Context: an optimization exercise on an open-source flow, tuned for small area. The choices shown serve that exercise and are no tape-out recipe. Function was checked by simulation only, so behaviour that the tests miss may differ from the original. Some runs may be left out. An edit can pass the tests and still lose a function that they never use.

File: design/flow/config.mk
export PLATFORM = sky130hd
export DESIGN_NAME = colorshield
export DESIGN_NICKNAME = colorshield
export VERILOG_FILES = /design/flow/design.v
export SDC_FILE = /design/flow/constraint.sdc
export NUM_CORES = 4
export LEC_CHECK = 0
export CAP_MARGIN = 20
export CORE_MARGIN = 2
export CORE_UTILIZATION = 40
export SLEW_MARGIN = 20
File: design/flow/constraint.sdc
create_clock -name core_clock -period 8.0 [get_ports {clk}]
set_input_delay 1.6000 -clock core_clock [delete_from_list [all_inputs] [get_ports {clk}]]
set_output_delay 1.6000 -clock core_clock [all_outputs]
set_load 0.01 [all_outputs]
File: design/flow/design.v
module one_hot_encoder(input wire [2:0] in, output reg [7:0] out);
  always @(*) begin
    case (in)
      3'b000: out = 8'b0000_0001;
      3'b001: out = 8'b0000_0010;
      3'b010: out = 8'b0000_0100;
      3'b011: out = 8'b0000_1000;
      3'b100: out = 8'b0001_0000;
      3'b101: out = 8'b0010_0000;
      3'b110: out = 8'b0100_0000;
      3'b111: out = 8'b1000_0000;
    endcase
  end
endmodule
module pixels_grid (input clk,
                     input rst_n,
                     input write_en,
                     input clear,
                     input wire [5:0] pixel_addr,
                     input wire [BITS_PER_PIXEL-1:0] pixel_value,
                     input [2:0] read_col_idx,
                     output [N_BITS-1:0] col_bits);
  localparam PIXELS_PER_COL = 8;
  localparam N_COLS = 8;
  localparam BITS_PER_PIXEL = 24;
  localparam N_BITS = PIXELS_PER_COL*BITS_PER_PIXEL;
  integer i;
  wire [2:0] x_coord, y_coord;
  reg [N_BITS-1:0] pixels [N_COLS-1:0];
  assign {x_coord, y_coord} = pixel_addr;
  assign col_bits = pixels[read_col_idx];
  always @(posedge clk, negedge rst_n) begin
    if (~rst_n) begin
      for (i = 0; i < N_COLS; i = i + 1) begin: reset_for
        pixels[i] <= {PIXELS_PER_COL{24'h000000}};
      end
    end else if (write_en) begin
      pixels[x_coord][y_coord * BITS_PER_PIXEL +: BITS_PER_PIXEL] <= pixel_value;
    end else if (clear) begin
      for (i = 0; i < N_COLS; i = i + 1) begin: clear_for
        pixels[i] <= {PIXELS_PER_COL{24'h000000}};
      end
    end
  end
endmodule
module transmit_unit
                    #(parameter N = 8)
                    (input clk,
                     input rst_n,
                     input wire [N-1:0] data,
                     input run,
                     output s_clk,
                     output s_sda,
                     output reg latch);
  localparam N_BIT = $clog2(N);
  localparam [1:0] N_CLK_HALF_PERIOD = 2;
  localparam CHECK = 3'b000;
  localparam INIT  = 3'b100;
  localparam TRANS = 3'b001;
  localparam DNCLK = 3'b010;
  localparam UPCLK = 3'b011;
  reg [N_BIT:0] bit_count, bit_count_next;
  reg [N-1:0] data_int, data_next;
  reg [2:0] state, state_next;
  reg [1:0] clk_wait, clk_wait_next;
  reg s_clk_int, s_clk_next;
  reg s_sda_int, s_sda_next;
  always @(posedge clk, negedge rst_n) begin
    if (~rst_n) begin
      bit_count <= 0;
      data_int <= 0;
      state <= INIT;
      s_clk_int <= 1'b0;
      s_sda_int <= 1'b0;
      clk_wait <= 0;
    end
    else begin
      bit_count <= bit_count_next;
      data_int <= data_next;
      state <= state_next;
      clk_wait <= clk_wait_next;
      s_clk_int <= s_clk_next;
      s_sda_int <= s_sda_next;
    end
  end
  always @(*) begin
    s_clk_next = s_clk_int;
    s_sda_next = s_sda_int;
    state_next = state;
    data_next = data_int;
    clk_wait_next = clk_wait;
    bit_count_next = bit_count;
    latch = 1'b1;
    case (state)
      INIT: begin
        s_clk_next = 1'b0;
        s_sda_next = 1'b0;
        if (run) begin
          state_next = CHECK;
          bit_count_next = N[N_BIT:0];
          data_next = data;
        end
      end
      CHECK: begin
        s_clk_next = 1'b0;
        s_sda_next = 1'b0;
        if (bit_count > 0) begin
          state_next = TRANS;
        end else begin
          latch = 1'b0;
          state_next = INIT;
        end
      end
      TRANS: begin        
        s_sda_next = data_int[N-1];
        data_next = data_int << 1;
        bit_count_next = bit_count - 1;
        s_clk_next = 1'b0;
        state_next = DNCLK;
        clk_wait_next = N_CLK_HALF_PERIOD;
      end
      DNCLK: begin        
        if (clk_wait == 2'b00) begin
          s_clk_next = 1'b1;
          clk_wait_next = N_CLK_HALF_PERIOD;
          state_next = UPCLK;
        end else clk_wait_next = clk_wait - 1;
      end
      UPCLK: begin
        if (clk_wait == 2'b00) begin
          s_clk_next = 1'b0;
          state_next = CHECK;
          s_sda_next = 1'b0;
        end else clk_wait_next = clk_wait - 1;
      end
      default: state_next = INIT;
    endcase
  end
  assign s_clk = s_clk_int;
  assign s_sda = s_sda_int;
endmodule
module pixel_column_mux(input clk,
                        input rst_n,
                        input send_frame,
                        input write_en,
                        input wire [5:0] pixel_addr,
                        input wire [BITS_PER_PIXEL-1:0] pixel_value,
                        output wire [7:0] channel,
                        output s_sda,
                        output s_clk,
                        output latch,
                        output reg frame_done);
  localparam PIXELS_PER_COL = 8;
  localparam BITS_PER_PIXEL = 24;
  localparam N_BITS = PIXELS_PER_COL*BITS_PER_PIXEL;
  localparam LEFT = 1'b0;
  localparam RIGHT = 1'b1;
  localparam READY = 2'b00;
  localparam SWAP = 2'b01;
  localparam WAITLO = 2'b10;
  localparam WAITHI = 2'b11;
  wire col_done;
  wire l_write_en, r_write_en;
  reg clear;
  wire l_clear, r_clear;
  wire [N_BITS-1:0] col_bits, l_col_bits, r_col_bits;
  reg [1:0] state, state_next;
  reg [2:0] col_idx, col_idx_next;
  reg active, active_next;
  reg transmit, transmit_next;
  reg [3:0] n_cycles, n_cycles_next;
  wire [7:0] col_idx_ohot;
  reg [7:0] channel_int, channel_next;
  one_hot_encoder ohot (.in(col_idx), .out(col_idx_ohot));
  pixels_grid left_grid  (.clk(clk),
                          .rst_n(rst_n),
                          .write_en(l_write_en),
                          .clear(l_clear),
                          .pixel_addr(pixel_addr),
                          .pixel_value(pixel_value),
                          .read_col_idx(col_idx),
                          .col_bits(l_col_bits));
  pixels_grid right_grid (.clk(clk),
                          .rst_n(rst_n),
                          .write_en(r_write_en),
                          .clear(r_clear),
                          .pixel_addr(pixel_addr),
                          .pixel_value(pixel_value),
                          .read_col_idx(col_idx),
                          .col_bits(r_col_bits));
  transmit_unit #(.N(N_BITS)) tpu (.clk(clk),
                                    .rst_n(rst_n),
                                    .data(col_bits),
                                    .run(transmit),
                                    .s_clk(s_clk),
                                    .s_sda(s_sda),
                                    .latch(latch));
  assign l_write_en = (active == LEFT) ? 1'b0 : write_en;
  assign r_write_en = (active == RIGHT) ? 1'b0 : write_en;
  assign l_clear = (active == LEFT) ? clear : 1'b0;
  assign r_clear = (active == RIGHT) ? clear : 1'b0;
  assign col_done = ~latch;
  assign col_bits = (active == LEFT) ? l_col_bits : r_col_bits;
  always @(posedge clk, negedge rst_n) begin
    if (~rst_n) begin
      state <= READY;
      col_idx <= 0;
      transmit <= 1'b0;
      active <= LEFT;
      n_cycles <= 0;
      channel_int <= 0;
    end
    else begin
      state <= state_next;
      col_idx <= col_idx_next;
      transmit <= transmit_next;
      active <= active_next;
      n_cycles <= n_cycles_next;
      channel_int <= channel_next;
    end
  end
  always @(*) begin
    state_next = state;
    active_next = active;
    transmit_next = transmit;
    col_idx_next = col_idx;
    n_cycles_next = n_cycles;
    channel_next = 0;
    frame_done = 1'b0;
    clear = 1'b0;
    case (state)
      READY: begin
        transmit_next = 1'b1;
        if (send_frame) begin
          state_next = SWAP;
        end
        if (col_done) begin
          transmit_next = 1'b0;
          n_cycles_next = 4'hf;
          state_next = WAITLO;
        end
      end
      SWAP: begin
        clear = 1'b1;
        active_next = ~active;
        state_next = READY;
      end
      WAITLO: begin
        if (n_cycles > 0) begin
          n_cycles_next = n_cycles - 1;
        end else begin
          n_cycles_next = 4'hf;
          state_next = WAITHI;
        end
      end
      WAITHI: begin
        channel_next = col_idx_ohot;
        if (n_cycles > 0) begin
          n_cycles_next = n_cycles - 1;
        end else begin
          state_next = READY;
          transmit_next = 1'b1;
          col_idx_next = col_idx + 1;
          if (col_idx == 3'd7) frame_done = 1'b1;
        end
      end
      default: state_next = READY;
    endcase
  end
  assign channel = channel_int;
endmodule
module colorshield (input clk,
                    input rst_n,
                    input write_en,
                    input wire [5:0] pixel_addr,
                    input wire [23:0] pixel_value,
                    output wire [7:0] channel,
                    output reg ready,
                    output s_sda,
                    output s_clk,
                    output s_rst,
                    output lat,
                    output sb);
  localparam [3:0] N_RST_INPUT = 8;
  localparam N_GAMMA = 6 * 24;  
  localparam W = 18;  
  localparam [5:0] RED_GAMMA = 63;
  localparam [5:0] GREEN_GAMMA = 63;
  localparam [5:0] BLUE_GAMMA = 63;
  localparam PAINT = 1'b0;
  localparam INPUT = 1'b1;
  reg [3:0] n_rst_cycles;
  reg s_rst_int;
  reg rst_done;
  reg sb_int;
  wire sb_next;
  wire [N_GAMMA-1:0] g_data = {8{RED_GAMMA, GREEN_GAMMA, BLUE_GAMMA}};
  reg g_done;
  wire g_done_n;
  wire should_transmit;
  wire g_latch, p_latch;
  wire g_clk, p_clk;
  wire g_sda, p_sda;
  wire p_frame_done;
  reg state, state_next;
  reg [W-1:0] frame_wait, frame_wait_next;
  wire write_en_int;
  reg send_frame;
  assign g_done_n = ~g_latch | g_done;
  assign should_transmit = rst_done & ~g_done;
  assign sb_next = sb_int | g_done;
  assign write_en_int = write_en & ready;
  transmit_unit #(.N(N_GAMMA)) txu (.clk(clk),
                                    .rst_n(rst_n),
                                    .data(g_data),
                                    .run(should_transmit),
                                    .s_clk(g_clk),
                                    .s_sda(g_sda),
                                    .latch(g_latch));
  pixel_column_mux pix_unit (.clk(clk),
                              .rst_n(rst_n),
                              .send_frame(send_frame),
                              .write_en(write_en_int),
                              .pixel_addr(pixel_addr),
                              .pixel_value(pixel_value),
                              .channel(channel),
                              .s_sda(p_sda),
                              .s_clk(p_clk),
                              .latch(p_latch),
                              .frame_done(p_frame_done));
  always @(posedge clk, negedge rst_n) begin
    if (~rst_n) begin
      n_rst_cycles <= N_RST_INPUT;
      sb_int <= 0;
      g_done <= 0;
      s_rst_int <= 1'b0;
      rst_done <= 1'b0;
      state <= INPUT;
      frame_wait <= 0;
    end
    else begin
      n_rst_cycles <= (n_rst_cycles > 0) ? n_rst_cycles - 1 : n_rst_cycles;
      sb_int <= sb_next;
      g_done <= g_done_n;
      rst_done <= s_rst_int;
      s_rst_int <= n_rst_cycles == 0;
      state <= state_next;
      frame_wait <= frame_wait_next;
    end
  end
  always @(*) begin
    state_next = state;
    frame_wait_next = frame_wait;
    send_frame = 1'b0;
    case (state)
      PAINT: begin
        ready = 1'b0;
        if (p_frame_done) begin
          frame_wait_next = {W{1'b1}};
          state_next = INPUT;
        end
      end
      INPUT: begin
        ready = g_done;
        if (frame_wait > 0) frame_wait_next = frame_wait - 1;
        else begin
          state_next = PAINT;
          send_frame = 1'b1;
        end
      end
    endcase
  end
  assign s_rst = s_rst_int;
  assign lat = (g_done) ? p_latch : g_latch;
  assign s_sda = (g_done) ? p_sda : g_sda;
  assign s_clk = (g_done) ? p_clk : g_clk;
  assign sb = sb_int;
endmodule
File: design/flow/run.sh
#!/bin/bash
# synth_recipe.tcl (not shown) runs the flow's synth.tcl, then flattens the netlist and writes it again
# the make line also repeats each setting of config.mk as NAME=value (left out here)
make -C /OpenROAD-flow-scripts/flow DESIGN_CONFIG=/design/flow/config.mk WORK_HOME=/design/flow/orfs CLKGATE_MAP_FILE= SYNTH_SCRIPT=/design/flow/synth_recipe.tcl finish
### Wire density map, run 1

The bar under the picture is 200 um long. The die is cut into 31 by 31 equal tiles; black is low, pale yellow is high, scaled to the fullest tile. Values are wire area over tile area, all layers added.
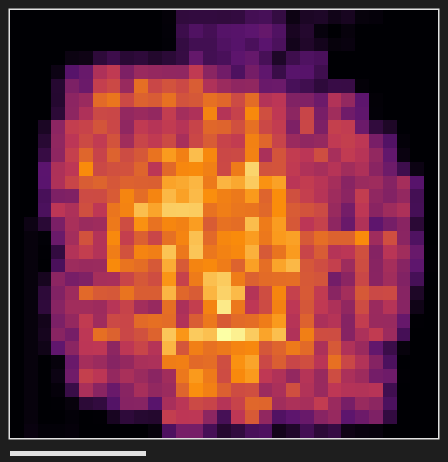
tiles over half the peak	36%
fullest tile	0.76
densest ninth of the die	centre
mean over tiles	0.28
emptiest ninth of the die	upper right
nearly empty tiles	23%

### Placement view, run 1

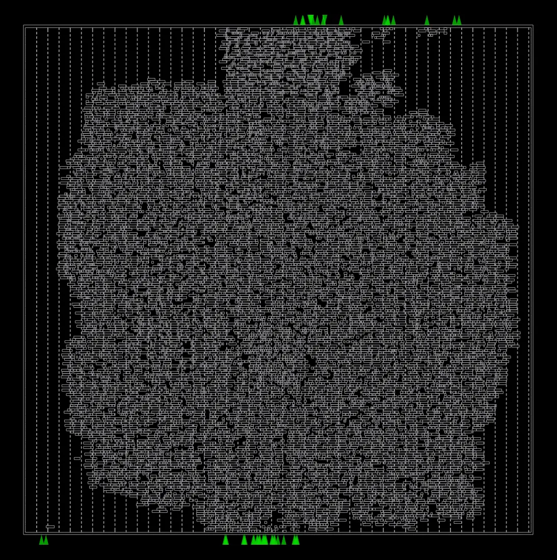
fraction of area in registers: 49.67%
final core utilization: 45.18%
Seq Cell Count: 3486

### Sequential cells coloured by instance or generate block, run 1

Other sequential cells in the stronger grey, the rest of the logic in the fainter grey.
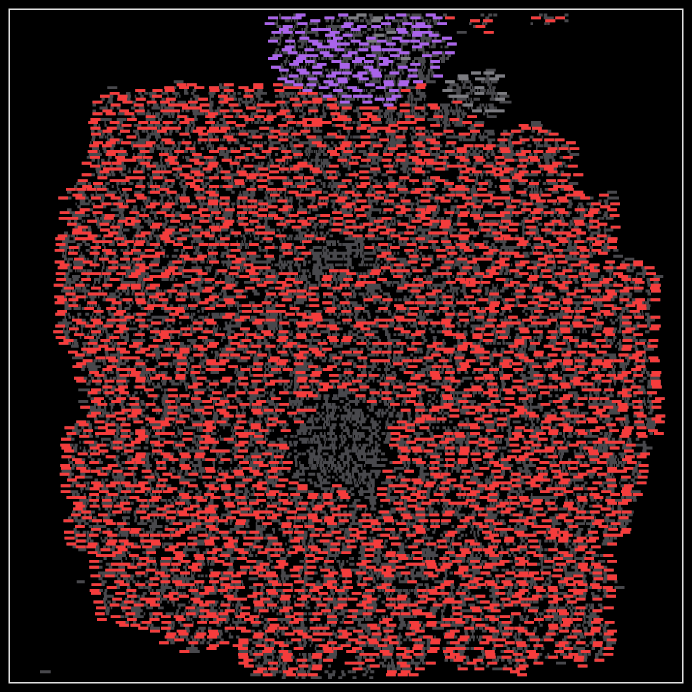
scope	colour	placed flops	where
txu	purple	160	top centre
pix_unit	red	3299	spread over the die
not coloured	27

### Zoomed window, run 1

The bar under the picture is 10 um long. Region (145, 459) to (170, 484) um. Cells in grey, sequential cells in the stronger grey; small squares are vias.
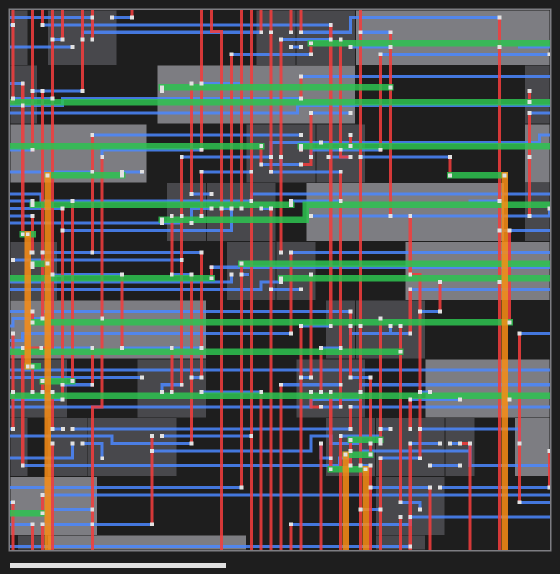
layer	colour
met2	red
met4	orange
met1	blue
met3	green
netlist names of flops here include	pix_unit.tpu.data_int (5), pix_unit.left_grid.pixels (2)
most frequent	dfrtp_1 (7), o22ai_1 (4), a22o_1 (3)
sequential cells in the window	7
cells with their middle in the window	30

==> flow_summary.json, run 1 <==
{
  "outcome": "timing/DRC/antenna clean",
  "cp.arrival_ns": 7.09,
  "nClkBuffers": 538,
  "area_growth_syn_to_layout_pct": 12.48,
  "ctsLongestPathBuffers": 4,
  "fin_nets": 13096,
  "place_area_sq_mm": 0.1627,
  "worstPathMaxFanout": 31,
  "yosys_warnings": 7,
  "met1_usage_pct": 42.21,
  "drt_first_iter_violations": 22084,
  "yosysTopAreaCell": "sky130_fd_sc_hd__dfrtp_1",
  "worst-endpoint-required_ns": 8.92,
  "detailedPlacementHpwl_um": 376000,
  "timing.critical_path.to_type": "register",
  "rsz_0062_raised_after_global_routing": "no",
  "postCtsHoldBufs": 0,
  "netlist_top_cells_count": "sky130_fd_sc_hd__dfrtp_1, sky130_fd_sc_hd__a22o_1, sky130_fd_sc_hd__nand2_1",
  "crit_type": "in -> reg",
  "synth-edff-count": 0,
  "cp_top_family": "simple AND/OR/NAND/NOR gates",
  "cts_inserted_buffers": 374,
  "final_common_cell": "sky130_fd_sc_hd__dfrtp_1",
  "cts-root-buf": "sky130_fd_sc_hd__clkbuf_16",
  "area_dominant_class": "sequential cells",
  "final_report_hold_violation_count": 0,
  "start_kind": "primary input",
  "drive_above_1_share_pct": 13.82,
  "wl_met2_um": 261100,
  "ant_diodes": 33,
  "use_met3_pct": 9.138,
  "non_clock_buffer_count": 482,
  "grtUsageTotal_pct": 30.59,
  "grt_most_used_layer": "met2",
  "slew_viol_final": 0,
  "grt_util_met2_pct": 43.31,
  "die_h_um": 628.9,
  "pre_antenna_drt_iters": 11,
  "placedCellCount": 17851,
  "final_cell_mix": "sky130_fd_sc_hd__dfrtp_1, sky130_fd_sc_hd__a22o_1, sky130_fd_sc_hd__nand2_1, sky130_fd_sc_hd__mux2_2, sky130_fd_sc_hd__a222oi_1",
  "worstMarginPinSlew_ns": 1.271,
  "cts.reportedPaths.clkPinSlew_ns": 0.06,
  "globalRouteOverflowTotal": 0,
  "cts_htree_levels": 5,
  "min-delay-path-class": "reg -> reg",
  "max_slew_margin_pct": 14.87,
  "detail_route.wirelength.met1_um": 250200,
  "layout.nonclk_buf_share_pct": 2.646,
  "num_rows": 229,
  "regArea_sq_mm": 0.08725,
  "place_ws_ns": 0.9799,
  "via_per_inst": 7.041,
  "post_cts_resized": 0,
  "critical_path_buf_inv_count": 1,
  "drt-total-wl_um": 625000,
  "core_area_sq_mm": 0.3888
}
## run 1: path summary, 6_finish.rpt
kind	startpoint	endpoint	cells after the start
min in group asynchronous	rst_n	pix_unit.right_grid.pixels[1][117]	1
worst min-delay path	s_rst_int	rst_done	0
worst max-delay path	pixel_addr[1]	pix_unit.left_grid.pixels[7][150]	10
max in group asynchronous	rst_n	pix_unit.left_grid.pixels[1][40]	3
worst min register to register	s_rst_int	rst_done	0
worst max register to register	pix_unit.active	pix_unit.right_grid.pixels[6][66]	6
## run 1: kinds of logic (layout without fill, tap and decap cells)
kind of cell	Yosys count	count (layout)	share of synthesized area (%)
muxes	571	571	4.094
other	0	33	0
and+or+nand+nor	2395	2395	6.796
adders and majority gates	29	29	0.2371
DFF	3486	3486	55.86
xor gates and xnor gates	22	22	0.1330
buffers and inverters	1414	1188	3.566
AOI/OAI and AO/OA	5640	5640	29.32
==> run 2: a larger rewrite; changed files in full <==
==> design/flow/design.v <==
module bitcell (input clk,
                input we,
                input wen,
                input x,
                output reg q);
  always @(posedge clk)
    q <= ~((we | q) & (wen | x));
endmodule
module aoi222 (input s0, input d0, input s1, input d1, input s2, input d2,
               output y);
  assign y = ~((s0 & d0) | (s1 & d1) | (s2 & d2));
endmodule
module nand4m (input a, input b, input c, input d, output y);
  assign y = ~(a & b & c & d);
endmodule
module nor4m (input a, input b, input c, input d, output y);
  assign y = ~(a | b | c | d);
endmodule
module col_read (input [191:0] s, input [191:0] d, output y);
  wire [63:0] l1;
  wire [15:0] l2;
  wire [3:0] l3;
  genvar g;
  generate
    for (g = 0; g < 64; g = g + 1) begin : a
      aoi222 u (.s0(s[3*g]), .d0(d[191-3*g]),
                .s1(s[3*g+1]), .d1(d[190-3*g]),
                .s2(s[3*g+2]), .d2(d[189-3*g]), .y(l1[g]));
    end
    for (g = 0; g < 16; g = g + 1) begin : b
      nand4m u (.a(l1[4*g]), .b(l1[4*g+1]), .c(l1[4*g+2]), .d(l1[4*g+3]), .y(l2[g]));
    end
    for (g = 0; g < 4; g = g + 1) begin : c
      nor4m u (.a(l2[4*g]), .b(l2[4*g+1]), .c(l2[4*g+2]), .d(l2[4*g+3]), .y(l3[g]));
    end
  endgenerate
  nand4m f (.a(l3[0]), .b(l3[1]), .c(l3[2]), .d(l3[3]), .y(y));
endmodule
module colorshield (input clk,
                    input rst_n,
                    input write_en,
                    input wire [5:0] pixel_addr,
                    input wire [23:0] pixel_value,
                    output reg [7:0] channel,
                    output wire ready,
                    output wire s_sda,
                    output wire s_clk,
                    output wire s_rst,
                    output wire lat,
                    output wire sb);
  localparam W = 18;
  reg [10:0] t;
  always @(posedge clk, negedge rst_n)
    if (~rst_n) t <= 0;
    else if (t != 11'd1165) t <= t + 1'b1;
  wire g_done = (t >= 11'd1164);
  assign sb    = (t == 11'd1165);
  assign s_rst = (t >= 11'd9);
  wire g_win_clk = (t >= 11'd16) && (t <= 11'd1162);
  wire g_win_sda = (t >= 11'd13) && (t <= 11'd1162);
  wire g_clk   = g_win_clk && (t[2:0] <= 3'd2);
  wire g_sda   = g_win_sda && (t[2:0] <= 3'd2 || t[2:0] >= 3'd5);
  wire g_latch = (t != 11'd1163);
  reg        first;
  reg [10:0] u;
  reg [2:0]  c;
  always @(posedge clk, negedge rst_n)
    if (~rst_n) begin
      first <= 1'b1;
      u <= 11'd1567;
      c <= 3'd0;
    end else begin
      first <= 1'b0;
      u <= (u == 11'd1569) ? 11'd0 : u + 1'b1;
      if (u == 11'd1567 && !first) c <= c + 1'b1;
    end
  wire in_bits = (u < 11'd1536);
  wire [2:0] r = u[2:0];
  wire [7:0] j = u[10:3];
  wire frame_done = (u == 11'd1567) && !first && (c == 3'd7);
  wire waithi = (u >= 11'd1552) && (u <= 11'd1567) && !first;
  always @(posedge clk, negedge rst_n)
    if (~rst_n) channel <= 8'd0;
    else channel <= waithi ? (8'd1 << c) : 8'd0;
  reg          paint;
  reg [W-1:0]  frame_wait;
  wire send_frame = !paint && (frame_wait == 0);
  always @(posedge clk, negedge rst_n)
    if (~rst_n) begin
      paint <= 1'b0;
      frame_wait <= 0;
    end else if (paint) begin
      if (frame_done) begin
        paint <= 1'b0;
        frame_wait <= {W{1'b1}};
      end
    end else begin
      if (frame_wait != 0) frame_wait <= frame_wait - 1'b1;
      else paint <= 1'b1;
    end
  assign ready = !paint && g_done;
  reg active, rd;
  always @(posedge clk, negedge rst_n)
    if (~rst_n) begin
      active <= 1'b0;
      rd <= 1'b0;
    end else begin
      if (send_frame) active <= ~active;
      if (u == 11'd1568) rd <= active;
    end
  wire startup_clr = (t < 11'd128);
  wire swap_clr = paint && (rd == active);
  wire clr0 = startup_clr || (swap_clr && active);
  wire clr1 = startup_clr || (swap_clr && !active);
  wire clr = clr0 || clr1;
  wire we = write_en && ready;
  wire we0 = clr0 || (we && active);
  wire we1 = clr1 || (we && !active);
  wire [5:0]  waddr = clr ? u[5:0] : pixel_addr;
  wire [23:0] wdata = clr ? 24'd0 : pixel_value;
  reg par;
  always @(posedge clk) par <= ~par;
  wire [23:0] wx = wdata ^ {24{par}};
  wire [1535:0] m0, m1;
  genvar gp, gb;
  generate
    for (gp = 0; gp < 64; gp = gp + 1) begin : px
      wire e0 = we0 && (waddr == gp);
      wire e1 = we1 && (waddr == gp);
      for (gb = 0; gb < 24; gb = gb + 1) begin : bt
        bitcell c0 (.clk(clk), .we(e0), .wen(~e0), .x(wx[gb]), .q(m0[24*gp+gb]));
        bitcell c1 (.clk(clk), .we(e1), .wen(~e1), .x(wx[gb]), .q(m1[24*gp+gb]));
      end
    end
  endgenerate
  wire [191:0] sel;
  genvar gj;
  generate
    for (gj = 0; gj < 192; gj = gj + 1) begin : sl
      assign sel[gj] = (j == gj);
    end
  endgenerate
  wire [7:0] r0, r1;
  genvar gx;
  generate
    for (gx = 0; gx < 8; gx = gx + 1) begin : cr
      col_read q0 (.s(sel), .d(m0[192*gx +: 192]), .y(r0[gx]));
      col_read q1 (.s(sel), .d(m1[192*gx +: 192]), .y(r1[gx]));
    end
  endgenerate
  wire rbit = (rd ? r1[c] : r0[c]) ^ par;
  reg sda_q;
  always @(posedge clk)
    if (in_bits && r == 3'd0) sda_q <= rbit;
  wire p_sda = in_bits && r >= 3'd1 && r <= 3'd6 && sda_q;
  wire p_clk = in_bits && r >= 3'd4 && r <= 3'd6;
  wire p_latch = (u != 11'd1535);
  assign lat   = g_done ? p_latch : g_latch;
  assign s_sda = g_done ? p_sda : g_sda;
  assign s_clk = g_done ? p_clk : g_clk;
endmodule
==> design/flow/config.mk <==
export PLATFORM = sky130hd
export DESIGN_NAME = colorshield
export DESIGN_NICKNAME = colorshield
export VERILOG_FILES = /design/flow/design.v
export SDC_FILE = /design/flow/constraint.sdc
export NUM_CORES = 4
export LEC_CHECK = 0
export CAP_MARGIN = 20
export CORE_MARGIN = 2
export CORE_UTILIZATION = 40
export SLEW_MARGIN = 20
export SYNTH_HIERARCHICAL = 1
export SYNTH_MINIMUM_KEEP_SIZE = 0
==> flow_summary.json, run 2 <==
{
  "met1_usage_pct": 38.94,
  "rsz_0062_raised_after_global_routing": "no",
  "slew_viol_final": 0,
  "min_path_cells": 1,
  "area_dominant_class": "sequential cells",
  "pre_antenna_drt_iters": 10,
  "start_kind": "register",
  "fin_nets": 9438,
  "outcome": "timing/DRC/antenna clean",
  "yosys_warnings": 8,
  "die_h_um": 507.9,
  "hold_start": "px[40].bt[23].c1.q",
  "synth-edff-count": 1,
  "globalRouteOverflowTotal": 0,
  "cts_htree_levels": 5,
  "placedCellCount": 12432,
  "drt-total-wl_um": 429600,
  "synthXorXnorAreaFrac_pct": 0.3794,
  "core_area_sq_mm": 0.2532,
  "max_slew_margin_pct": 13.22,
  "crit_path_end": "sda_q",
  "timing.critical_path.to_type": "register",
  "holdPathEnd": "px[40].bt[23].c1.q",
  "postCtsHoldBufs": 0,
  "worstMarginPinSlew_ns": 1.283,
  "cts.reportedPaths.clkPinSlew_ns": 0.06,
  "post_cts_resized": 0,
  "cp.arrival_ns": 6.92,
  "drt_first_iter_violations": 16703,
  "cts_inserted_buffers": 322,
  "design.seq.count": 3129,
  "yosysTopAreaCell": "sky130_fd_sc_hd__dfxtp_1",
  "ant_diodes": 13,
  "min-delay-path-class": "reg -> reg",
  "drive_above_1_share_pct": 13.10,
  "regArea_sq_mm": 0.06294,
  "detail_route.wirelength.met1_um": 157100
}
-- run 2: changes by cell type after synthesis, moves of 977 or more --
cell                       before   now
sky130_fd_sc_hd__nand2_1     1277   300
sky130_fd_sc_hd__dfrtp_1     3482    47
sky130_fd_sc_hd__clkbuf_1    1178    93
sky130_fd_sc_hd__a22o_1      1968     0
sky130_fd_sc_hd__o22ai_1      232  3073
sky130_fd_sc_hd__dfxtp_1        0  3073
-- run 2: critical path: stages (launching register included) --
cell and delay [ns]:
sky130_fd_sc_hd__dfstp_2 0.94, sky130_fd_sc_hd__nor2b_1 0.21, sky130_fd_sc_hd__nand2_1 0.92, sky130_fd_sc_hd__nor2_2 0.47, sky130_fd_sc_hd__a222oi_1 0.54, sky130_fd_sc_hd__nand4_1 0.26, sky130_fd_sc_hd__nor4_2 1.05, sky130_fd_sc_hd__nand4_1 0.31
sky130_fd_sc_hd__mux4_2 0.56, sky130_fd_sc_hd__mux4_2 0.53, sky130_fd_sc_hd__xnor2_1 0.16
### Zoomed window, run 2

The bar under the picture is 10 um long. Region (114, 368) to (139, 393) um. Cells in grey, sequential cells in the stronger grey; small squares are vias.
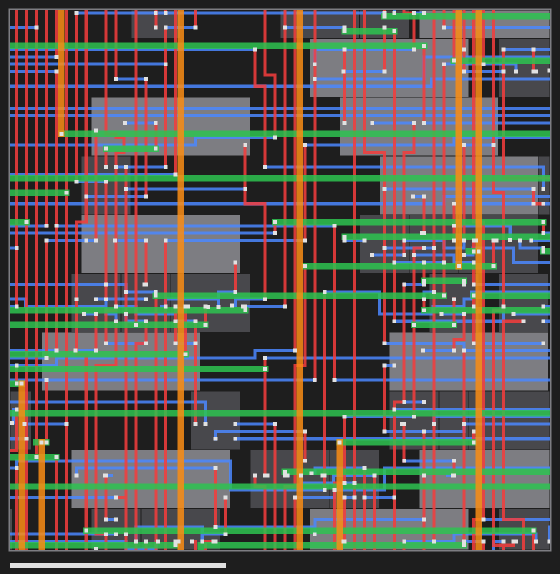
layer	colour
met4	orange
met3	green
met2	red
met1	blue
sequential cells in the window	10
most frequent	dfxtp_1 (10), o22ai_1 (9), a222oi_1 (6)
netlist names of flops here include	px.bt.c0.q (10)
cells with their middle in the window	28

### Placement view, run 2

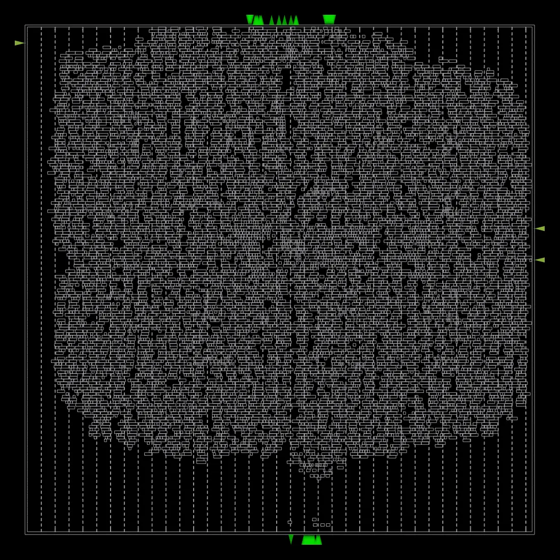
Placement Rows: 185
Final Non-Filler Cells: 13003
final core utilization: 47.59%
fraction of area in registers: 52.22%

--- run 3 (changed files replaced; the others as in run 2) ---
removed: design/flow/run.sh
==> design/flow/design.v <==
module bitcell (input clk,
                input we,
                input wen,
                input x,
                output reg q);
  always @(posedge clk)
    q <= ~((we | q) & (wen | x));
endmodule
module aoi222 (input s0, input d0, input s1, input d1, input s2, input d2,
               output y);
  assign y = ~((s0 & d0) | (s1 & d1) | (s2 & d2));
endmodule
module nand4m (input a, input b, input c, input d, output y);
  assign y = ~(a & b & c & d);
endmodule
module col_read (input [191:0] s, input [191:0] d, output [15:0] y);
  wire [63:0] l1;
  genvar g;
  generate
    for (g = 0; g < 64; g = g + 1) begin : a
      aoi222 u (.s0(s[3*g]), .d0(d[191-3*g]),
                .s1(s[3*g+1]), .d1(d[190-3*g]),
                .s2(s[3*g+2]), .d2(d[189-3*g]), .y(l1[g]));
    end
    for (g = 0; g < 16; g = g + 1) begin : b
      nand4m u (.a(l1[4*g]), .b(l1[4*g+1]), .c(l1[4*g+2]), .d(l1[4*g+3]), .y(y[g]));
    end
  endgenerate
endmodule
module colorshield (input clk,
                    input rst_n,
                    input write_en,
                    input wire [5:0] pixel_addr,
                    input wire [23:0] pixel_value,
                    output wire [7:0] channel,
                    output wire ready,
                    output wire s_sda,
                    output wire s_clk,
                    output wire s_rst,
                    output wire lat,
                    output wire sb);
  reg [10:0] u;
  reg [7:0]  c;
  reg        s_rst_q, g_done, sb_q, paint, active, rd, sda_q, par;
  wire first = (u == 11'd1567) && !s_rst_q;    
  wire col_end = (u == 11'd1567) && !first;
  wire frame_done = paint && col_end && (c[2:0] == 3'd7);
  wire send_frame = !paint && (first || (c == 8'd166 && u == 11'd1521));
  always @(posedge clk, negedge rst_n)
    if (~rst_n) begin
      u <= 11'd1567;
      c <= 8'd0;
      s_rst_q <= 1'b0;
      g_done <= 1'b0;
      sb_q <= 1'b0;
      paint <= 1'b0;
      active <= 1'b0;
      rd <= 1'b0;
    end else begin
      u <= (u == 11'd1569) ? 11'd0 : u + 1'b1;
      if (frame_done) c <= 8'd0;
      else if (col_end) c <= c + 1'b1;
      if (u == 11'd5) s_rst_q <= 1'b1;
      if (u == 11'd1160) g_done <= 1'b1;
      sb_q <= g_done;
      if (send_frame) paint <= 1'b1;
      else if (frame_done) paint <= 1'b0;
      if (send_frame) active <= ~active;
      if (u == 11'd1568) rd <= active;
    end
  wire in_bits = (u < 11'd1536);
  wire [2:0] r = u[2:0];
  wire [7:0] j = u[10:3];
  wire g_clk = (u >= 11'd13) && (u <= 11'd1159) && (r >= 3'd5);
  wire g_sda = (u >= 11'd10) && (u <= 11'd1159) && (r >= 3'd2);
  wire g_latch = (u != 11'd1160);
  wire p_sda = in_bits && r >= 3'd1 && r <= 3'd6 && sda_q;
  wire p_clk = in_bits && r >= 3'd4 && r <= 3'd6;
  wire p_latch = (u != 11'd1535);
  assign lat   = g_done ? p_latch : g_latch;
  assign s_sda = g_done ? p_sda : g_sda;
  assign s_clk = g_done ? p_clk : g_clk;
  assign s_rst = s_rst_q;
  assign sb    = sb_q;
  assign ready = !paint && g_done;
  wire [2:0] ch_col = (u == 11'd1568) ? c[2:0] - 1'b1 : c[2:0];
  wire ch_on = s_rst_q && (u >= 11'd1553) && (u <= 11'd1568);
  assign channel = ch_on ? (8'd1 << ch_col) : 8'd0;
  wire startup_clr = !g_done && (u < 11'd128);
  wire swap_clr = paint && (rd == active);
  wire clr0 = startup_clr || (swap_clr && active);
  wire clr1 = startup_clr || (swap_clr && !active);
  wire clr = clr0 || clr1;
  wire we = write_en && ready;
  wire we0 = clr0 || (we && active);
  wire we1 = clr1 || (we && !active);
  wire [5:0]  waddr = clr ? u[5:0] : pixel_addr;
  wire [23:0] wdata = clr ? 24'd0 : pixel_value;
  always @(posedge clk) par <= ~par;
  wire [23:0] wx = wdata ^ {24{par}};
  wire [1535:0] m0, m1;
  genvar gp, gb;
  generate
    for (gp = 0; gp < 64; gp = gp + 1) begin : px
      wire e0 = we0 && (waddr == gp);
      wire e1 = we1 && (waddr == gp);
      for (gb = 0; gb < 24; gb = gb + 1) begin : bt
        bitcell c0 (.clk(clk), .we(e0), .wen(~e0), .x(wx[gb]), .q(m0[24*gp+gb]));
        bitcell c1 (.clk(clk), .we(e1), .wen(~e1), .x(wx[gb]), .q(m1[24*gp+gb]));
      end
    end
  endgenerate
  wire [191:0] sel;
  genvar gj;
  generate
    for (gj = 0; gj < 192; gj = gj + 1) begin : sl
      assign sel[gj] = (j == gj);
    end
  endgenerate
  wire [15:0] r0 [0:7];
  wire [15:0] r1 [0:7];
  genvar gx;
  generate
    for (gx = 0; gx < 8; gx = gx + 1) begin : cr
      col_read q0 (.s(sel), .d(m0[192*gx +: 192]), .y(r0[gx]));
      col_read q1 (.s(sel), .d(m1[192*gx +: 192]), .y(r1[gx]));
    end
  endgenerate
  wire rbit = (|(rd ? r1[c[2:0]] : r0[c[2:0]])) ^ par;
  always @(posedge clk)
    if (in_bits && r == 3'd0) sda_q <= rbit;
endmodule
==> design/flow/flow/run.sh <==
#!/bin/bash
# Standard layout, with clock tree synthesis told to build larger sink
# clusters without dummy loads (the only change from the standard flow).
set -euo pipefail
export CTS_ARGS="-sink_clustering_enable -repair_clock_nets -dont_use_dummy_load -buf_list sky130_fd_sc_hd__clkbuf_8 -sink_clustering_size 16 -sink_clustering_max_diameter 50"
bash standard.sh finish > flow_make.log 2>&1
==> design/flow/standard.sh <==
#!/bin/bash
# synth_recipe.tcl (not shown) runs the flow's synth.tcl, then flattens the netlist and writes it again
# the make line also repeats each setting of config.mk as NAME=value (left out here)
make -C /OpenROAD-flow-scripts/flow DESIGN_CONFIG=/design/flow/config.mk WORK_HOME=/design/flow/orfs CLKGATE_MAP_FILE= SYNTH_SCRIPT=/design/flow/synth_recipe.tcl "${@:-finish}"
==> design/flow/config.mk <==
export PLATFORM = sky130hd
export DESIGN_NAME = colorshield
export DESIGN_NICKNAME = colorshield
export VERILOG_FILES = /design/flow/design.v
export SDC_FILE = /design/flow/constraint.sdc
export NUM_CORES = 4
export LEC_CHECK = 0
export CAP_MARGIN = 0
export CORE_MARGIN = 2
export CORE_UTILIZATION = 65
export SLEW_MARGIN = 0
export SYNTH_HIERARCHICAL = 1
export SYNTH_MINIMUM_KEEP_SIZE = 0
==> flow_summary.json, run 3 <==
{
  "worstPathMaxFanout": 16,
  "cts.reportedPaths.clkPinSlew_ns": 0.07,
  "non_clock_buffer_count": 439,
  "slew_viol_final": 19,
  "critPathLaunch": "u[5]",
  "grtUsageTotal_pct": 49.24,
  "critical_path_buf_inv_count": 1,
  "timing.critical_path.mode_cell": "sky130_fd_sc_hd__o31ai_1",
  "yosys_warnings": 8,
  "min_path_cells": 1,
  "violated_checks": "capacitance limit, slew limit",
  "area_growth_syn_to_layout_pct": 9.655,
  "logic_depth_of_the_worst_register_to_register_path": 14,
  "core_area_sq_mm": 0.1501,
  "worst-endpoint-required_ns": 6.40,
  "outcome": "failed layout checks",
  "crit_path_end": "s_clk",
  "critical-path-max-stage-delay_ns": 0.87,
  "synth-edff-count": 1,
  "final_cell_mix": "sky130_fd_sc_hd__o22ai_1, sky130_fd_sc_hd__dfxtp_1, sky130_fd_sc_hd__a222oi_1, sky130_fd_sc_hd__buf_4, sky130_fd_sc_hd__nand4_1",
  "timing.critical_path.to_type": "primary output",
  "cpMaxStageDelayCell": "sky130_fd_sc_hd__a21boi_0",
  "start_kind": "register",
  "regArea_sq_mm": 0.06219,
  "detailedPlacementHpwl_um": 222800,
  "min-delay-path-class": "reg -> reg",
  "rsz_0062_raised_after_global_routing": "no",
  "num_rows": 142,
  "postCtsHoldBufs": 0,
  "cap_viol_max_count": 4,
  "cts_inserted_buffers": 224
}
[run 3: cell types whose count changed after synthesis, sizes merged, moves of 28 or more]
cell | before | now
nor4 | 83 | 36
clkbuf | 93 | 56
nand2 | 300 | 221
mux2 | 66 | 0
nor2 | 353 | 381
dfrtp | 47 | 18
mux2i | 75 | 1
[run 3: per-stage QoR]
stage               std cells  utilization (%)  worst slack [ns]
global placement        10835            69.75             2.312
CTS                     11061            71.82             1.481
detailed placement      10837            69.76             2.423
global route            11063            71.82            0.9932
finish                  11076            71.84             1.129
floorplan                8465                -            0.7265
[run 3: layer usage]
metal  GRT usage [%]  up-vias  share of wire (%)
met1           63.17    44661                 34
met4           30.16       28                7.5
met3           21.48     2010                 18
li1                -    38032                  -
met5               0        -              0.050
met2           67.99     8087                 40
[run 3: kinds of logic (layout without fill, tap and decap cells)]
logic type                 after synthesis  count (layout)  share of synthesized area [%]
and+or+nand+nor                        998             998                          4.999
adders and majority gates               10              10                         0.1272
AOI/OAI and AO/OA                     4220            4220                          30.86
muxes                                    1               1                        0.01018
DFF                                   3099            3099                          63.22
buffers and inverters                  103             683                         0.4796
xor gates and xnor gates                34              34                         0.3027
other                                    0              15                              0
### Selected gate families, run 3

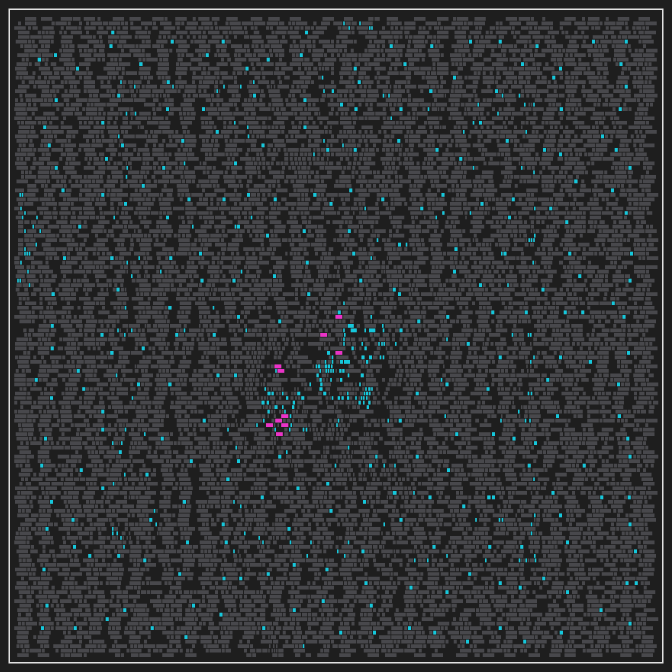
family	colour	cells	where
NAND gates	cyan	520	spread over the die
adder and majority cells	magenta	10	centre

### Wire density map, run 3

The bar under the picture is 100 um long. The die is cut into 39 by 39 equal tiles; black is low, pale yellow is high, scaled to the fullest tile. Values are wire area over tile area, all layers added.
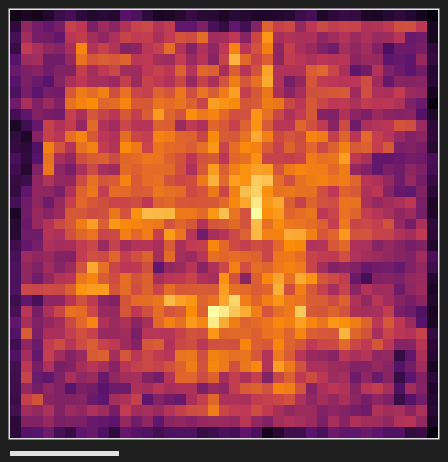
densest ninth of the die	centre
mean over tiles	0.49
tiles over half the peak	47%
nearly empty tiles	0.10%
fullest tile	1.0

==> run 4, diff against run 3 <==
--- a/design/flow/design.v
+++ b/design/flow/design.v
@@ -28,2 +28,12 @@
   endgenerate
+endmodule
+module and2m (input a, input b, output y);
+  assign y = a & b;
+endmodule
+module pxen (input a, input b, output e, output en);
+  assign e = a & b;
+  assign en = ~(a & b);
+endmodule
+module or16 (input [15:0] x, output y);
+  assign y = |x;
 endmodule
@@ -98,13 +108,22 @@
   wire [23:0] wdata = clr ? 24'd0 : pixel_value;
-  always @(posedge clk) par <= ~par;
+  always @(posedge clk, negedge rst_n)
+    if (~rst_n) par <= 1'b0;
+    else par <= ~par;
   wire [23:0] wx = wdata ^ {24{par}};
-  wire [1535:0] m0, m1;
+  wire [63:0] dec;
   genvar gp, gb;
   generate
+    for (gp = 0; gp < 64; gp = gp + 1) begin : dc
+      assign dec[gp] = (waddr == gp);
+    end
+  endgenerate
+  wire [1535:0] m0, m1;
+  generate
     for (gp = 0; gp < 64; gp = gp + 1) begin : px
-      wire e0 = we0 && (waddr == gp);
-      wire e1 = we1 && (waddr == gp);
+      wire e0, e0n, e1, e1n;
+      pxen w0 (.a(we0), .b(dec[gp]), .e(e0), .en(e0n));
+      pxen w1 (.a(we1), .b(dec[gp]), .e(e1), .en(e1n));
       for (gb = 0; gb < 24; gb = gb + 1) begin : bt
-        bitcell c0 (.clk(clk), .we(e0), .wen(~e0), .x(wx[gb]), .q(m0[24*gp+gb]));
-        bitcell c1 (.clk(clk), .we(e1), .wen(~e1), .x(wx[gb]), .q(m1[24*gp+gb]));
+        bitcell c0 (.clk(clk), .we(e0), .wen(e0n), .x(wx[gb]), .q(m0[24*gp+gb]));
+        bitcell c1 (.clk(clk), .we(e1), .wen(e1n), .x(wx[gb]), .q(m1[24*gp+gb]));
       end
@@ -112,19 +131,31 @@
   endgenerate
-  wire [191:0] sel;
+  wire [11:0] jh;
+  wire [15:0] jl;
   genvar gj;
   generate
-    for (gj = 0; gj < 192; gj = gj + 1) begin : sl
-      assign sel[gj] = (j == gj);
+    for (gj = 0; gj < 12; gj = gj + 1) begin : sh
+      assign jh[gj] = (j[7:4] == gj);
+    end
+    for (gj = 0; gj < 16; gj = gj + 1) begin : sm
+      assign jl[gj] = (j[3:0] == gj);
     end
   endgenerate
-  wire [15:0] r0 [0:7];
-  wire [15:0] r1 [0:7];
+  wire [191:0] sel;
+  generate
+    for (gj = 0; gj < 192; gj = gj + 1) begin : sl
+      and2m d (.a(jh[gj / 16]), .b(jl[gj % 16]), .y(sel[gj]));
+    end
+  endgenerate
+  wire [15:0] grp;
+  wire [15:0] gsel;
   genvar gx;
   generate
-    for (gx = 0; gx < 8; gx = gx + 1) begin : cr
-      col_read q0 (.s(sel), .d(m0[192*gx +: 192]), .y(r0[gx]));
-      col_read q1 (.s(sel), .d(m1[192*gx +: 192]), .y(r1[gx]));
+    for (gx = 0; gx < 16; gx = gx + 1) begin : cr
+      wire [15:0] part;
+      col_read q (.s(sel), .d(gx[3] ? m1[192*gx[2:0] +: 192] : m0[192*gx[2:0] +: 192]), .y(part));
+      or16 o (.x(part), .y(grp[gx]));
+      assign gsel[gx] = ({rd, c[2:0]} == gx);
     end
   endgenerate
-  wire rbit = (|(rd ? r1[c[2:0]] : r0[c[2:0]])) ^ par;
+  wire rbit = (|(grp & gsel)) ^ par;
   always @(posedge clk)
==> design/flow/flow/run.sh (replaced) <==
#!/bin/bash
# Standard layout (standard.sh), with two settings changed:
#  - clock tree synthesis builds larger sink clusters from buf_6 and
#    inserts no dummy loads;
#  - the port buffers are buf_1 cells (every port still gets one).
set -euo pipefail
export CTS_ARGS="-sink_clustering_enable -repair_clock_nets -dont_use_dummy_load -buf_list sky130_fd_sc_hd__buf_6 -sink_clustering_size 16 -sink_clustering_max_diameter 50"
export BUFFER_PORTS_ARGS="-buffer_cell sky130_fd_sc_hd__buf_1"
bash standard.sh finish > flow_make.log 2>&1
--- a/design/flow/config.mk
+++ b/design/flow/config.mk
@@ -7,6 +7,6 @@
 export LEC_CHECK = 0
-export CAP_MARGIN = 0
+export CAP_MARGIN = 25
 export CORE_MARGIN = 2
-export CORE_UTILIZATION = 65
-export SLEW_MARGIN = 0
+export CORE_UTILIZATION = 70
+export SLEW_MARGIN = 25
 export SYNTH_HIERARCHICAL = 1
==> flow_summary.json, run 4 <==
{
  "outcome": "timing/DRC/antenna clean",
  "final_cell_mix": "sky130_fd_sc_hd__o22ai_1, sky130_fd_sc_hd__dfxtp_1, sky130_fd_sc_hd__a222oi_1, sky130_fd_sc_hd__and2_1, sky130_fd_sc_hd__nand4_1",
  "place_ws_ns": 2.926,
  "fin_nets": 8847,
  "post_cts_resized": 0,
  "cp.arrival_ns": 3.95,
  "start_kind": "register",
  "pre_antenna_drt_iters": 12,
  "hold_start": "px[3].bt[13].c1.q",
  "grtUsageTotal_pct": 47.77,
  "worstPathMaxFanout": 12,
  "max_slew_margin_pct": 19.83,
  "via_per_inst": 8.416,
  "slew_viol_final": 0,
  "crit_type": "reg -> out",
  "ctsLongestPathBuffers": 3,
  "core_area_sq_mm": 0.1397,
  "worstMarginPinSlew_ns": 1.192,
  "synth-edff-count": 1,
  "num_rows": 137,
  "yosys_warnings": 8,
  "detailedPlacementHpwl_um": 210000,
  "placedCellCount": 10455,
  "timing.critical_path.to_type": "primary output",
  "final_report_hold_violation_count": 0,
  "rr_endpoint": "sda_q",
  "cts_htree_levels": 4,
  "reg2reg_from": "u[3]",
  "globalRouteOverflowTotal": 0,
  "place_area_sq_mm": 0.1029,
  "cts.reportedPaths.clkPinSlew_ns": 0.11,
  "yosysTopAreaCell": "sky130_fd_sc_hd__dfxtp_1",
  "netlist_top_cells_count": "sky130_fd_sc_hd__o22ai_1, sky130_fd_sc_hd__dfxtp_1, sky130_fd_sc_hd__a222oi_1",
  "critical_path_buf_inv_count": 2,
  "logic_depth_of_the_worst_register_to_register_path": 12,
  "postCtsHoldBufs": 0,
  "min_path_cells": 1,
  "cap_viol_max_count": 0,
  "drt-total-wl_um": 359100
}
==> run 4: layout make-up <==
type / count / area [sq um]
timing repair buffer: 212 / 1617
antenna: 14 / 35.03
multi-input combinational: 5253 / 36770
fill: 9708 / 34180
inverter: 17 / 63.81
tap: 1876 / 2347
sequential: 3099 / 62190
clock buffer: 222 / 2500
==> run 4: metal layers <==
metal	track usage, %	vias up	part of all wire (%)	wire length [um]
met5	0	-	0.057	204
met4	34.76	28	8.1	29260
met3	15.29	1577	15	55160
met2	67.82	7471	42	149100
met1	61.22	43350	35	125400
li1	-	37571	-	-
==> run 4: cell families (layout without fill, tap and decap cells) <==
kind of cell | Yosys count | count (layout) | share of synthesized area (%)
compound gates | 4148 | 4148 | 30.26
xor+xnor | 35 | 35 | 0.3107
fa+ha+maj | 9 | 9 | 0.1141
buf+inv | 51 | 451 | 0.2156
flops | 3099 | 3099 | 63.03
mux | 12 | 12 | 0.2168
other cells | 0 | 14 | 0
simple gates | 1049 | 1049 | 5.857
### Zoomed window, run 4

The bar under the picture is 10 um long. Region (82, 272) to (107, 297) um. Cells in grey, sequential cells in the stronger grey; small squares are vias.
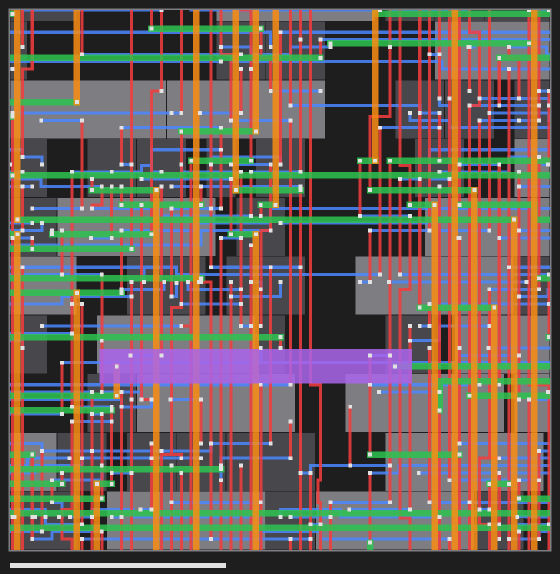
layer	colour
met4	orange
met3	green
met2	red
met5	purple
met1	blue
netlist names of flops here include	px.bt.c1.q (10), px.bt.c0.q (3)
cells with their middle in the window	41
most frequent	o22ai_1 (15), dfxtp_1 (13), and2_1 (5)
sequential cells in the window	13

### Wire density map, run 4

The bar under the picture is 100 um long. The die is cut into 38 by 38 equal tiles; black is low, pale yellow is high, scaled to the fullest tile. Values are wire area over tile area, all layers added.
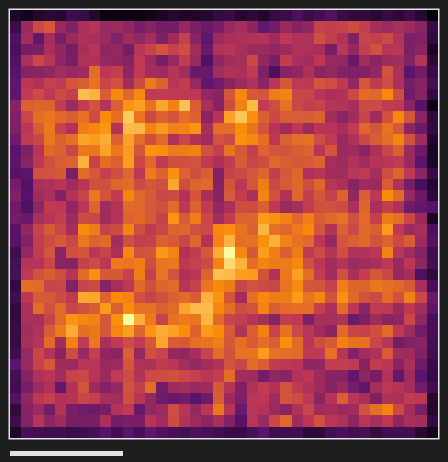
tiles over half the peak	50%
densest ninth of the die	centre
nearly empty tiles	0.10%
fullest tile	0.94
mean over tiles	0.46

==> run 5, diff against run 4 <==
--- a/design/flow/config.mk
+++ b/design/flow/config.mk
@@ -9,3 +9,3 @@
 export CORE_MARGIN = 2
-export CORE_UTILIZATION = 70
+export CORE_UTILIZATION = 72
 export SLEW_MARGIN = 25
==> flow_summary.json, run 5 <==
{
  "place_area_sq_mm": 0.1025,
  "cpMaxStageDelayCell": "sky130_fd_sc_hd__nor3_2",
  "pre_antenna_drt_iters": 13,
  "postLayoutCoreUtil_pct": 77.47,
  "via_per_inst": 8.600,
  "slew_viol_final": 0,
  "max_slew_margin_pct": 5.783,
  "seqAreaFraction_pct": 59.11,
  "yosysTopAreaCell": "sky130_fd_sc_hd__dfxtp_1",
  "multi_input_area_share_pct": 34.94,
  "rr_endpoint": "sda_q",
  "area_share_of_fa_ha_maj_cells_after_synthesis_pct": 0.1141,
  "fin_ws_ns": 1.849,
  "timing.critical_path.to_type": "primary output",
  "n_fill_cell": 9075,
  "synth_compound_area_share_pct": 30.26,
  "place_ws_ns": 2.912,
  "synthXorXnorAreaFrac_pct": 0.3107,
  "yosys_warnings": 8,
  "post_cts_resized": 0,
  "cp.arrival_ns": 4.55,
  "nClkBuffers": 218,
  "globalRouteOverflowTotal": 0,
  "reg2reg_from": "u[3]",
  "crit_path_end": "s_sda",
  "synth_top_family_by_area": "compound AO/OA/AOI/OAI gates",
  "cts-root-buf": "sky130_fd_sc_hd__buf_6",
  "outcome": "timing/DRC/antenna clean",
  "die_h_um": 374.2
}
==> run 5: worst min path at each step <==
stage / startpoint / to / slack [ns] / cells after the start
2_1_floorplan: g_done / sb_q / 0.35 / 0
3_3_place_gp: px[22].bt[14].c0.q / px[22].bt[14].c0.q / 0.44 / 1
3_5_place_dp: px[18].bt[11].c0.q / px[18].bt[11].c0.q / 0.45 / 1
4_1_cts: px[13].bt[20].c1.q / px[13].bt[20].c1.q / 0.46 / 1
5_1_grt: px[58].bt[5].c1.q / px[58].bt[5].c1.q / 0.47 / 1
6_report: px[22].bt[22].c0.q / px[22].bt[22].c0.q / 0.46 / 1
==> run 5: per-layer routing <==
layer / GRT usage, % / routed length [um] / vias up
li1: - / - / 37574
met1: 62.26 / 123500 / 43515
met2: 68.62 / 147300 / 8078
met3: 19.23 / 61670 / 1760
met4: 35.32 / 29910 / 32
met5: 0.8576 / 352 / -
### Zoomed window, run 5

The bar under the picture is 10 um long. Region (81, 268) to (106, 293) um. Cells in grey, sequential cells in the stronger grey; small squares are vias.
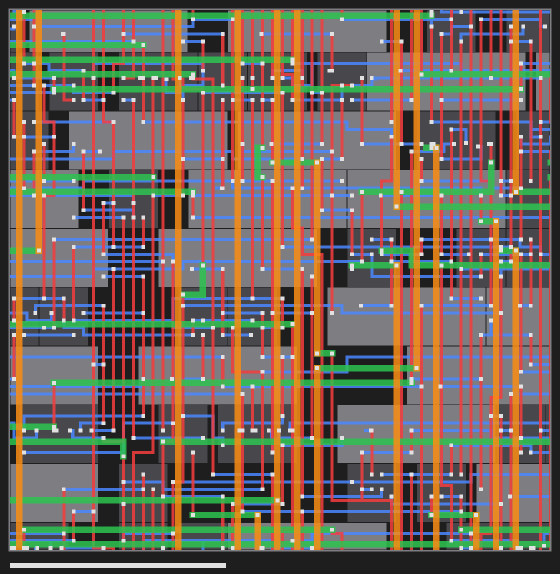

### Wire density map, run 5

The bar under the picture is 100 um long. The die is cut into 37 by 37 equal tiles; black is low, pale yellow is high, scaled to the fullest tile. Values are wire area over tile area, all layers added.
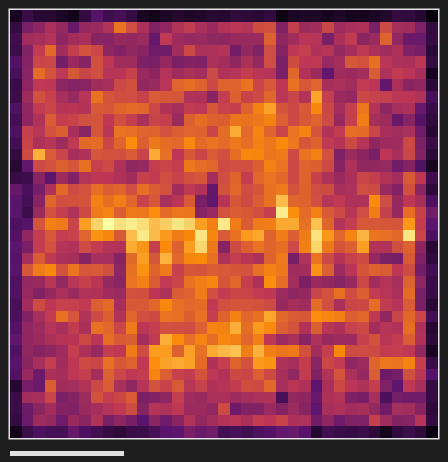
Tot GR Track Use: 49.27%
aggregate routed wire length: 362700 um
average routed wire per standard cell: 34.30 um
Via Count: 90959


==> gallery <==
Placed cells, one colour a class.
Fill, decap, tap and diode cells in grey.
image #1
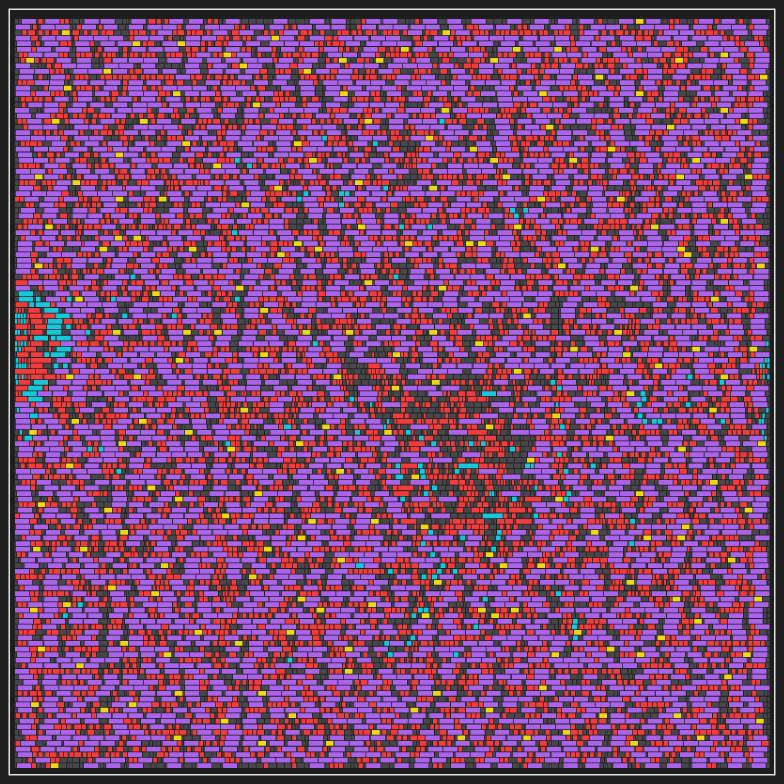
image #2
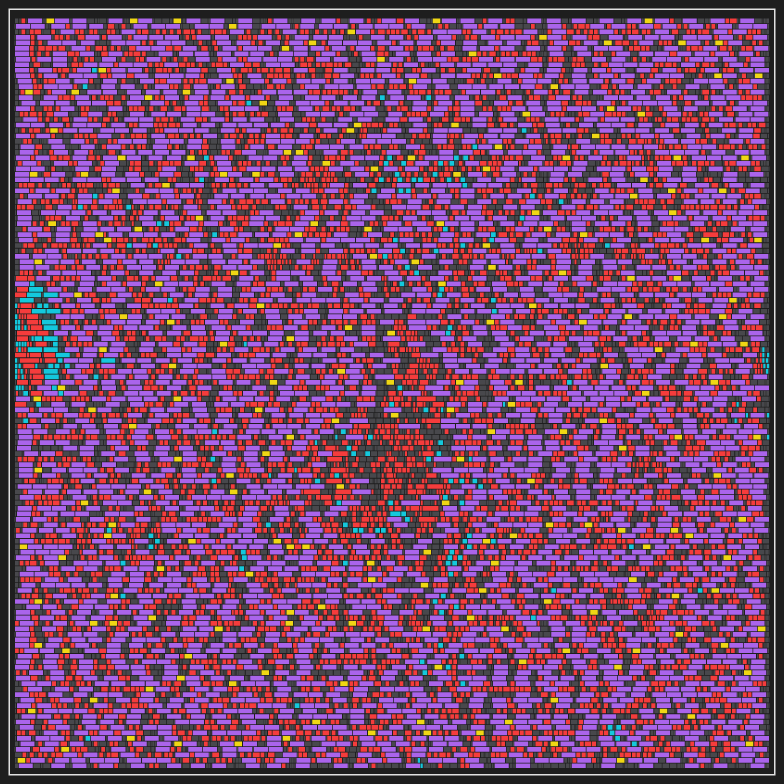
image #3
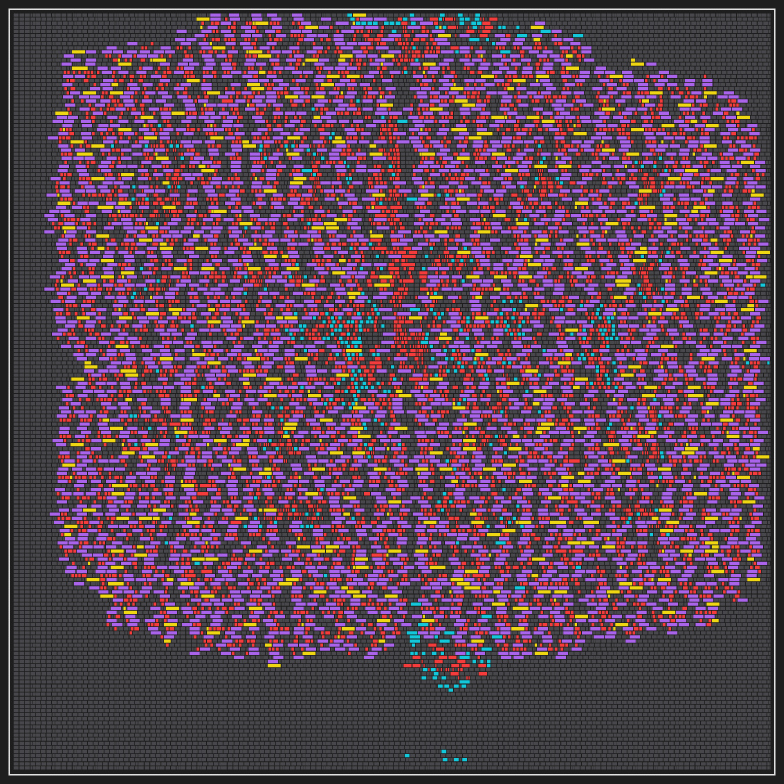
- run 2 = image #3
- run 5 = image #1
- run 4 = image #2
The one with the most cells is image #3.
The one with the lowest utilization is image #3.


==> layout pictures side by side <==
Placement view.
shot_01.png
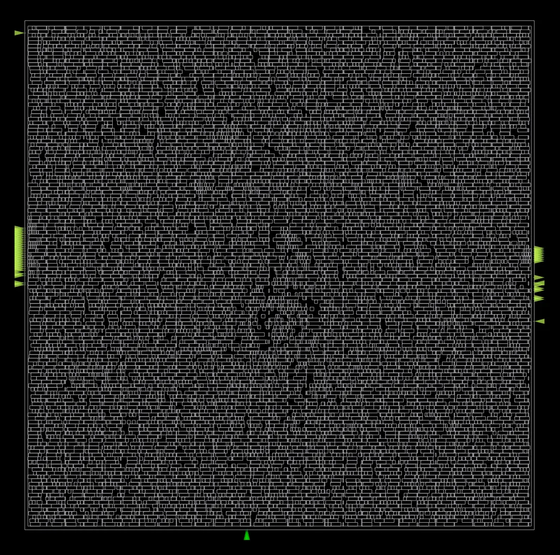
shot_02.png
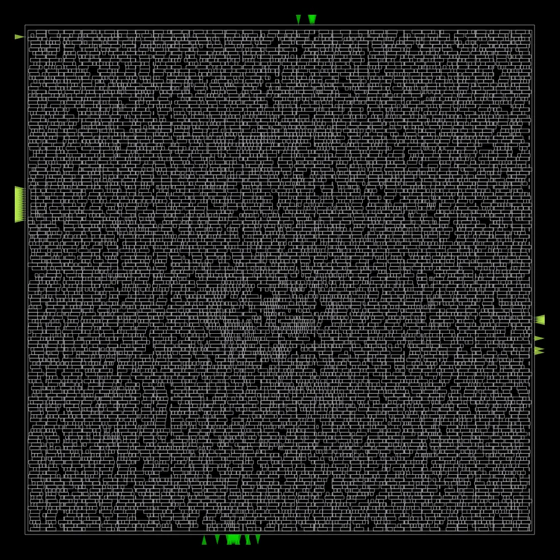
shot_01.png -> run 4
shot_02.png -> run 3

## separate check: timing with driven ports
The results above use ideal ports. As a check the final layouts listed here were re-extracted and re-timed, cells and wires unchanged.
Step 1 sets driving cells, clkbuf_16 on the clock port and buf_2 on the other inputs (assumed; they add their load-dependent delay and slew).
Step 2, shift: input delay + t, output delay - t, t = (earliest + latest rising clock arrival at the registers) / 2. This alone moves slack from input paths to output paths.
Three values: no drivers, after step 1, after step 2; two values: the first two.
run | t, ns | setup WS [ns] | pins driven straight from the clock port
run 1 | 1.088 | 1.834 / 1.930 / 0.842 | 1
run 2 | 1.055 | 1.763 / 1.763 / 1.763 | 1
run 3 | 1.039 | 1.129 / 1.046 / 2.065 | 1
run 4 | 1.032 | 2.446 / 2.358 / 2.616 | 1
run 5 | 1.020 | 1.849 / 1.757 / 2.480 | 1
The setup slack of run 1, which loses most, moves by +0.096 ns with the drivers and by -0.992 ns with both steps.
